Context: an optimization exercise on an open-source flow, tuned for small area. The choices shown serve that exercise and are no tape-out recipe. Only simulation tests tie the RTL to the original design; equivalence was not proved. Power and IR drop assume default switching activity.

### design/flow/config.mk
export PLATFORM = sky130hd
export DESIGN_NAME = DSP
export DESIGN_NICKNAME = DSP
export VERILOG_FILES = /design/flow/design.v
export SDC_FILE = /design/flow/constraint.sdc
export NUM_CORES = 4
export LEC_CHECK = 0
export CAP_MARGIN = 20
export CORE_MARGIN = 2
export CORE_UTILIZATION = 45
export SLEW_MARGIN = 20
### design/flow/constraint.sdc
create_clock -name core_clock -period 8.5 [get_ports {CLK}]
set_input_delay 1.7000 -clock core_clock [delete_from_list [all_inputs] [get_ports {CLK}]]
set_output_delay 1.7000 -clock core_clock [all_outputs]
set_load 0.01 [all_outputs]
### design/flow/design.v
module reg_and_mux (in,clk,out,rst,enable);   
    parameter rstTYPE="SYNC" ;
    parameter reg_pipeline=1;
    parameter width=18;                    
    input [width-1:0] in;
    input clk;
    input rst;
    input enable;
    output  [width-1:0] out;
    reg [width-1:0] input_to_reg; 
    generate 
        if (rstTYPE=="SYNC")  begin
            always @ (posedge clk) begin
                if(rst) begin
                    input_to_reg<=0;
                end
                else if (enable) begin
                    input_to_reg<=in;
                end
            end
        end
        else if(rstTYPE=="ASYNC")  begin
            always @ (posedge clk or posedge rst) begin
                if(rst) begin
                    input_to_reg<=0;
                end
                else if (enable) begin
                    input_to_reg<=in;
                end
            end
        end    
    endgenerate
    assign out=(reg_pipeline)?input_to_reg:in;
endmodule
module DSP (A,B,C,D,BCIN,CARRYIN,CLK,OPMODE,CEA,CEB,CEC,CED,CECARRYIN,CEM,CEP,CEOPMODE,
RSTA,RSTB,RSTC,RSTD,RSTCARRYIN,RSTM,RSTP,RSTOPMODE,BCOUT,PCOUT,M,P,PCIN,CARRYOUT,CARRYOUTF);
parameter A0REG=0;      
parameter A1REG=1;     
parameter B0REG=0;      
parameter B1REG=1;     
parameter CREG=1;
parameter DREG=1;
parameter MREG=1;
parameter PREG=1;
parameter CARRYINREG=1;
parameter CARRYOUTREG=1;
parameter OPMODEREG=1;
parameter CARRYINSEL="OPMODE[5]";
parameter B_INPUT="DIRECT";
parameter RSTTYPE="SYNC";
input [17:0] A;
input [17:0] B;
input [47:0] C;
input [17:0] D;
input [17:0] BCIN;
input [47:0] PCIN;
input CARRYIN;
input CLK;
input CEA;
input CEB;
input CEC;
input CECARRYIN;
input CED;
input CEM;
input CEOPMODE;
input CEP;
input RSTA;
input RSTB;
input RSTC;
input RSTCARRYIN;
input RSTD;
input RSTM;
input RSTOPMODE;
input RSTP;
input [7:0] OPMODE;
output  [35:0] M;
output  [47:0] P;
output [47:0] PCOUT;
output [17:0] BCOUT;
output CARRYOUT;
output CARRYOUTF;
reg  [17:0] B_OR_BCIN;     
wire [17:0] A0_MUX_OUT;    
wire [17:0] A1_MUX_OUT;    
wire [17:0] B0_MUX_OUT;    
wire [17:0] B1_MUX_OUT;    
wire [47:0] C_MUX_OUT;     
wire [17:0] D_MUX_OUT;     
wire [7:0] OPMODE_MUX_OUT;  
wire [35:0] M_MUX_OUT;     
reg [17:0] pre_add_subtract_out;   
reg [17:0] pre_B1REG_MUX_OUT;      
reg [35:0] multiplier_out;         
reg CARRY_CASCADE_MUX_OUT;         
wire CYI_MUX_OUT;                  
reg [47:0] mux_X_OUT;              
reg [47:0] mux_Z_OUT;              
reg [48:0] post_adder_subtract_out;   
wire [47:0] p_internal;
wire carryout_msb;                  
wire [47:0] concatenated_bus;      
always @ (*)  begin                
    if(B_INPUT=="DIRECT") begin
      B_OR_BCIN=B;
    end
    else if (B_INPUT=="CASCADE") begin
        B_OR_BCIN=BCIN;
    end
    else begin
        B_OR_BCIN=0;
    end
end
reg_and_mux # (.rstTYPE(RSTTYPE),.reg_pipeline(DREG),.width(18)) D_REG   (D,CLK,D_MUX_OUT,RSTD,CED);
reg_and_mux # (.rstTYPE(RSTTYPE),.reg_pipeline(B0REG),.width(18)) B0_REG  (B_OR_BCIN,CLK,B0_MUX_OUT,RSTB,CEB);
reg_and_mux # (.rstTYPE(RSTTYPE),.reg_pipeline(A0REG),.width(18)) A0_REG  (A,CLK,A0_MUX_OUT,RSTA,CEA);
reg_and_mux # (.rstTYPE(RSTTYPE),.reg_pipeline(CREG),.width(48)) C_REG   (C,CLK,C_MUX_OUT,RSTC,CEC);
reg_and_mux # (.rstTYPE(RSTTYPE),.reg_pipeline(A1REG),.width(18)) A1_REG  (A0_MUX_OUT,CLK,A1_MUX_OUT,RSTA,CEA);
reg_and_mux # (.rstTYPE(RSTTYPE),.reg_pipeline(B1REG),.width(18)) B1_REG  (pre_B1REG_MUX_OUT,CLK,B1_MUX_OUT,RSTB,CEB);
reg_and_mux # (.rstTYPE(RSTTYPE),.reg_pipeline(OPMODEREG),.width(8)) OPMODE_REG (OPMODE,CLK,OPMODE_MUX_OUT,RSTOPMODE,CEOPMODE);
reg_and_mux # (.rstTYPE(RSTTYPE),.reg_pipeline(MREG),.width(36)) M_REG   (multiplier_out,CLK,M_MUX_OUT,RSTM,CEM);
reg_and_mux # (.rstTYPE(RSTTYPE),.reg_pipeline(CARRYINREG),.width(1)) CYI_REG (CARRY_CASCADE_MUX_OUT,CLK,CYI_MUX_OUT,RSTCARRYIN,CECARRYIN);
reg_and_mux # (.rstTYPE(RSTTYPE),.reg_pipeline(PREG),.width(48))  P_REG  (post_adder_subtract_out[47:0],CLK,p_internal,RSTP,CEP);
reg_and_mux # (.rstTYPE(RSTTYPE),.reg_pipeline(CARRYOUTREG),.width(1)) CYO_REG (carryout_msb,CLK,CARRYOUT,RSTCARRYIN,CECARRYIN);
always @ (*) begin        
    case(OPMODE_MUX_OUT[6]) 
    1'b0:pre_add_subtract_out=D_MUX_OUT+B0_MUX_OUT;
    1'b1:pre_add_subtract_out=D_MUX_OUT-B0_MUX_OUT;
    default:pre_add_subtract_out=18'b0;
    endcase
end
always @ (*) begin  
    if(OPMODE_MUX_OUT[4]) begin
        pre_B1REG_MUX_OUT=pre_add_subtract_out;
    end
    else begin
        pre_B1REG_MUX_OUT=B0_MUX_OUT;
    end
end
always @ (*)  begin
    multiplier_out=A1_MUX_OUT*B1_MUX_OUT;
end
always @ (*)  begin                 
    if(CARRYINSEL=="CARRYIN") begin
        CARRY_CASCADE_MUX_OUT=CARRYIN;
    end
    else if(CARRYINSEL=="OPMODE[5]")  begin
        CARRY_CASCADE_MUX_OUT=OPMODE_MUX_OUT[5];
    end
    else begin
        CARRY_CASCADE_MUX_OUT=1'b0;
    end
end
assign concatenated_bus={D_MUX_OUT[11:0],A1_MUX_OUT[17:0],B1_MUX_OUT[17:0]};
always @(*) begin
    case (OPMODE_MUX_OUT[1:0])
        0: mux_X_OUT=0;
        1: mux_X_OUT={12'b0,M_MUX_OUT};
        2: mux_X_OUT=p_internal;
        3: mux_X_OUT=concatenated_bus;
    endcase
end
always @(*) begin
    case (OPMODE_MUX_OUT[3:2])
        0: mux_Z_OUT=0;
        1: mux_Z_OUT=PCIN;
        2: mux_Z_OUT=p_internal;
        3: mux_Z_OUT=C_MUX_OUT;
    endcase
end
always @ (*) begin
    if(OPMODE_MUX_OUT[7]) begin
        post_adder_subtract_out=(mux_Z_OUT-(mux_X_OUT+CYI_MUX_OUT));
    end
    else if (OPMODE_MUX_OUT[7]==0) begin
        post_adder_subtract_out=mux_X_OUT+mux_Z_OUT+CYI_MUX_OUT;
    end
    else begin
        post_adder_subtract_out=48'b0;
    end
end
assign P=p_internal;
assign PCOUT=p_internal;
assign carryout_msb=post_adder_subtract_out[48];
assign CARRYOUTF=CARRYOUT;
assign BCOUT=B1_MUX_OUT;
assign M=M_MUX_OUT;
endmodule
### design/flow/run.sh
#!/bin/bash
# synth_recipe.tcl (not shown) runs the flow's synth.tcl, then flattens the netlist and writes it again
# the make line also repeats each setting of config.mk as NAME=value (left out here)
make -C /OpenROAD-flow-scripts/flow DESIGN_CONFIG=/design/flow/config.mk WORK_HOME=/design/flow/orfs CLKGATE_MAP_FILE= SYNTH_SCRIPT=/design/flow/synth_recipe.tcl finish
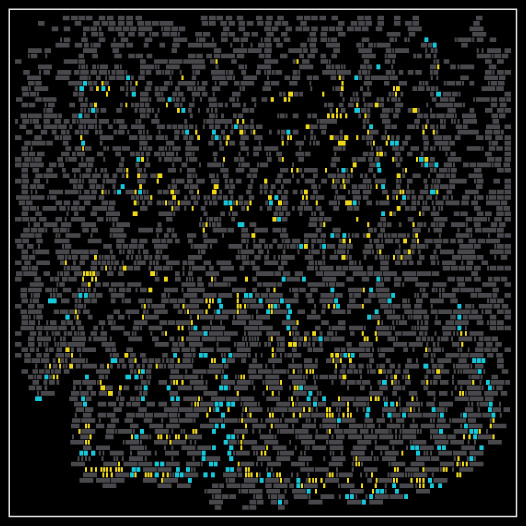
*Gate families picked out*
Drawn at 2 px/um.
[cyan] AND and OR gates | cells: 203 | where: widely spread
[yellow] NAND gates | cells: 392 | where: widely spread
fraction of area in multi-input gates: 0.664
number of standard cells in the final layout excluding fillers: 4340

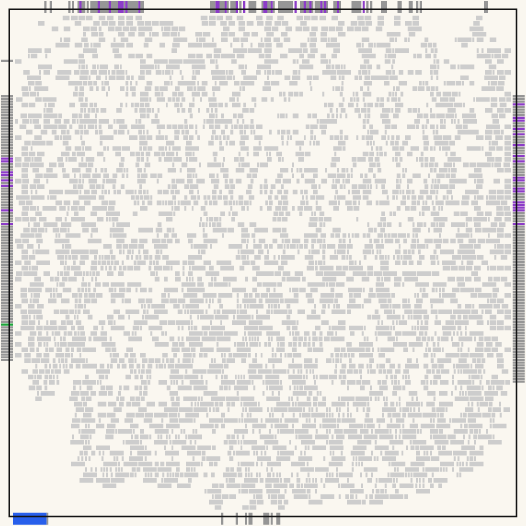
*I/O pins on the die edge*
Drawn at 2 px/um. Pins as bars across the die edge, other pins in gray.
[green] `RSTB` | pins: 1 | direction: input | edge: west
[purple] `PCIN` | pins: 48 | direction: input | edge: 23 north, 17 east, 8 west
[blue] `BCIN` | pins: 18 | direction: input | edge: south

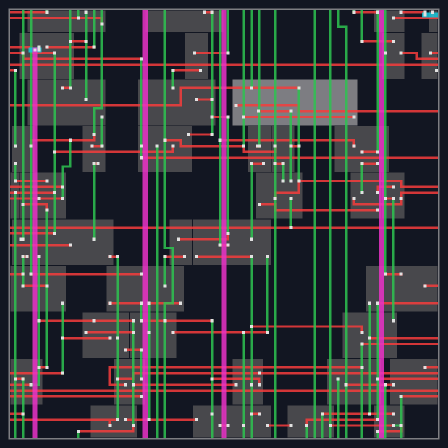
*Zoomed window*
Region (114, 164) to (139, 189) um. Cells in gray, sequential cells in the stronger gray; small squares are vias.
[cyan] met3
[red] met1
[magenta] met4
[green] met2
cells with their middle in the window: 37
sequential cells in the window: 1
netlist names of flops here include: `P_REG.input_to_reg` (1)
most frequent: ha_1 (8), inv_1 (6), a21o_1 (4)

==> PnR_summary.wiki <==
{| class="wikitable"
! Metric !! Value
|-
| Tmin final || 7.31 ns
|-
| Internal power component || around 2.4 mW
|-
| Clock buf count || 20
|-
| Clock network share of area || 0.0195
|-
| Relative area change from synthesis to final layout || 14.8%
|-
| Delay-heaviest family, CP || adder cells
|-
| Run status || timing/DRC/antenna clean
|-
| Capture endpoint of the worst hold path || M_REG.input_to_reg[0]$_SDFFE_PP0P_
|-
| Non-clock buffer contribution to total cell area || 0.112
|-
| Final cell area excluding filler cells || 32000 um^2
|-
| Dominant class by area || multi-input combinational cells
|-
| Share of power burned in the clock network || 0.219
|-
| Final clock period utilization by the worst path || 0.860
|-
| Fraction of layout cells with a size suffix above 1 || 0.0589
|-
| Worst-path cell chain || nand2_1, fa_1, inv_1, fa_1, fa_1, fa_1, fa_1, inv_1, fa_1, inv_1, ha_1, nand4_1, nor4_1, nand2_1, a211oi_1, o211ai_1, a21boi_0, mux2i_1, o311ai_0
|-
| Port bufs || 326
|-
| WP data required || 8.85 ns
|-
| Area taken by flip-flops and latches || 3930 um^2
|-
| Syn Nets || 4105
|-
| Post-cts hold buffer count || 0
|-
| Maximum achievable frequency || 0.137 GHz
|-
| Non-clk bufs || 371
|-
| Number of cell instances on the worst register-to-register path || 19
|-
| Number of sequential cells || just under 200
|-
| Die extent in x || around 250 um
|-
| Highest-utilization routing layer at the global route stage || met2
|}
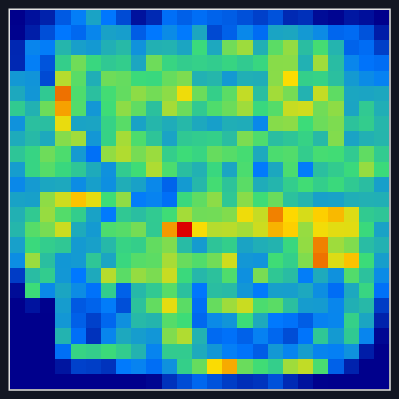
*Routed metal per tile*
Drawn at 1.5 px/um. The die is cut into 25 by 25 equal tiles; dark blue is low, red is high, scaled to the fullest tile. Values are wire area over tile area, all layers added.
fullest tile: 0.62
emptiest ninth of the die: south-west
tiles over half the peak: 29%
mean over tiles: 0.25
nearly empty tiles: 5.9%

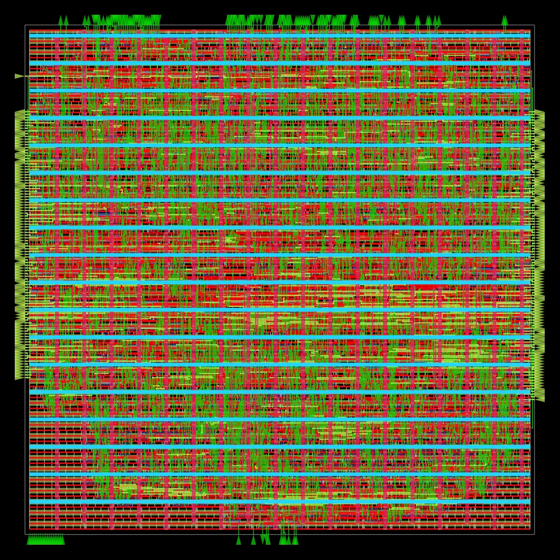
*Full-chip view from the flow's report step*
height of the chip: 253 um
final wirelength: 96000 um
number of rows in the core area: 91
I/O pins: 346

[layout by cell type (no fill, tap or decap), types with 54 or more instances in the layout]
cell type                         count
sky130_fd_sc_hd__nand2_1            317
sky130_fd_sc_hd__inv_1              435
sky130_fd_sc_hd__xnor2_1             90
sky130_fd_sc_hd__a22o_1              66
sky130_fd_sc_hd__o21ai_0             81
sky130_fd_sc_hd__mux2_2              83
sky130_fd_sc_hd__a21oi_1            155
sky130_fd_sc_hd__ha_1               267
sky130_fd_sc_hd__dfxtp_1            189
sky130_fd_sc_hd__a21o_1              66
sky130_fd_sc_hd__a211oi_1            54
sky130_fd_sc_hd__fa_1               261
sky130_fd_sc_hd__clkdlybuf4s50_1    320
sky130_fd_sc_hd__mux2i_1            144
sky130_fd_sc_hd__nor2_1             283
sky130_fd_sc_hd__and2_1             152
[worst max path at each step]
stage | endpoint | depth (start not counted) | from
after detailed placement | M_REG.input_to_reg[33]$_SDFFE_PP0P_ | 19 | A1_REG.input_to_reg[12]$_SDFFE_PP0P_
after global placement | M_REG.input_to_reg[33]$_SDFFE_PP0P_ | 20 | B1_REG.input_to_reg[14]$_SDFFE_PP0P_
after floorplan | M_REG.input_to_reg[23]$_SDFFE_PP0P_ | 20 | B1_REG.input_to_reg[3]$_SDFFE_PP0P_
final | M_REG.input_to_reg[33]$_SDFFE_PP0P_ | 19 | B1_REG.input_to_reg[14]$_SDFFE_PP0P_
after CTS | M_REG.input_to_reg[33]$_SDFFE_PP0P_ | 19 | A1_REG.input_to_reg[12]$_SDFFE_PP0P_
after global routing | M_REG.input_to_reg[33]$_SDFFE_PP0P_ | 19 | A1_REG.input_to_reg[12]$_SDFFE_PP0P_
[stage by stage]
step	worst slack [ns]	hold WS, ns	cells
2_1_floorplan	2.26	0.454	3383
3_3_place_gp	1.44	0.467	4306
3_5_place_dp	1.42	0.475	4306
4_1_cts	1.37	0.496	4338
5_1_grt	0.878	0.521	4339
6_report	1.19	0.493	4340
[cells by family after synthesis]
group | synth area share
AO/OA/AOI/OAI | 0.159
XOR/XNOR | 0.0412
adder cells (fa/ha/maj) | 0.307
buffers and inverters | 0.0974
flip-flops | 0.141
multiplexers | 0.0867
AND/OR/NAND/NOR | 0.167

[what the ideal ports hide]
The flow's constraints put no driver on any port. The routed layout listed below was extracted and timed again, unchanged, in two steps. Step 1, drivers: a clkbuf_16 drives CLK and a buf_2 each remaining input, both assumed. Step 2, shift: input delay + t, output delay - t, t = (earliest + latest rising clock arrival at the registers) / 2. This alone moves slack from input paths to output paths. Three values: ideal ports, drivers, drivers and shift; two values: the first two.
t, ns: 0.568
setup slack, ns: 1.194 / 1.194 / 1.194
worst data-port slew with drivers (ns): 0.10
After both steps setup and hold are still met in this run. For this run, drivers alone change the setup slack by 0.000 ns; drivers and shift together by 0.000 ns.
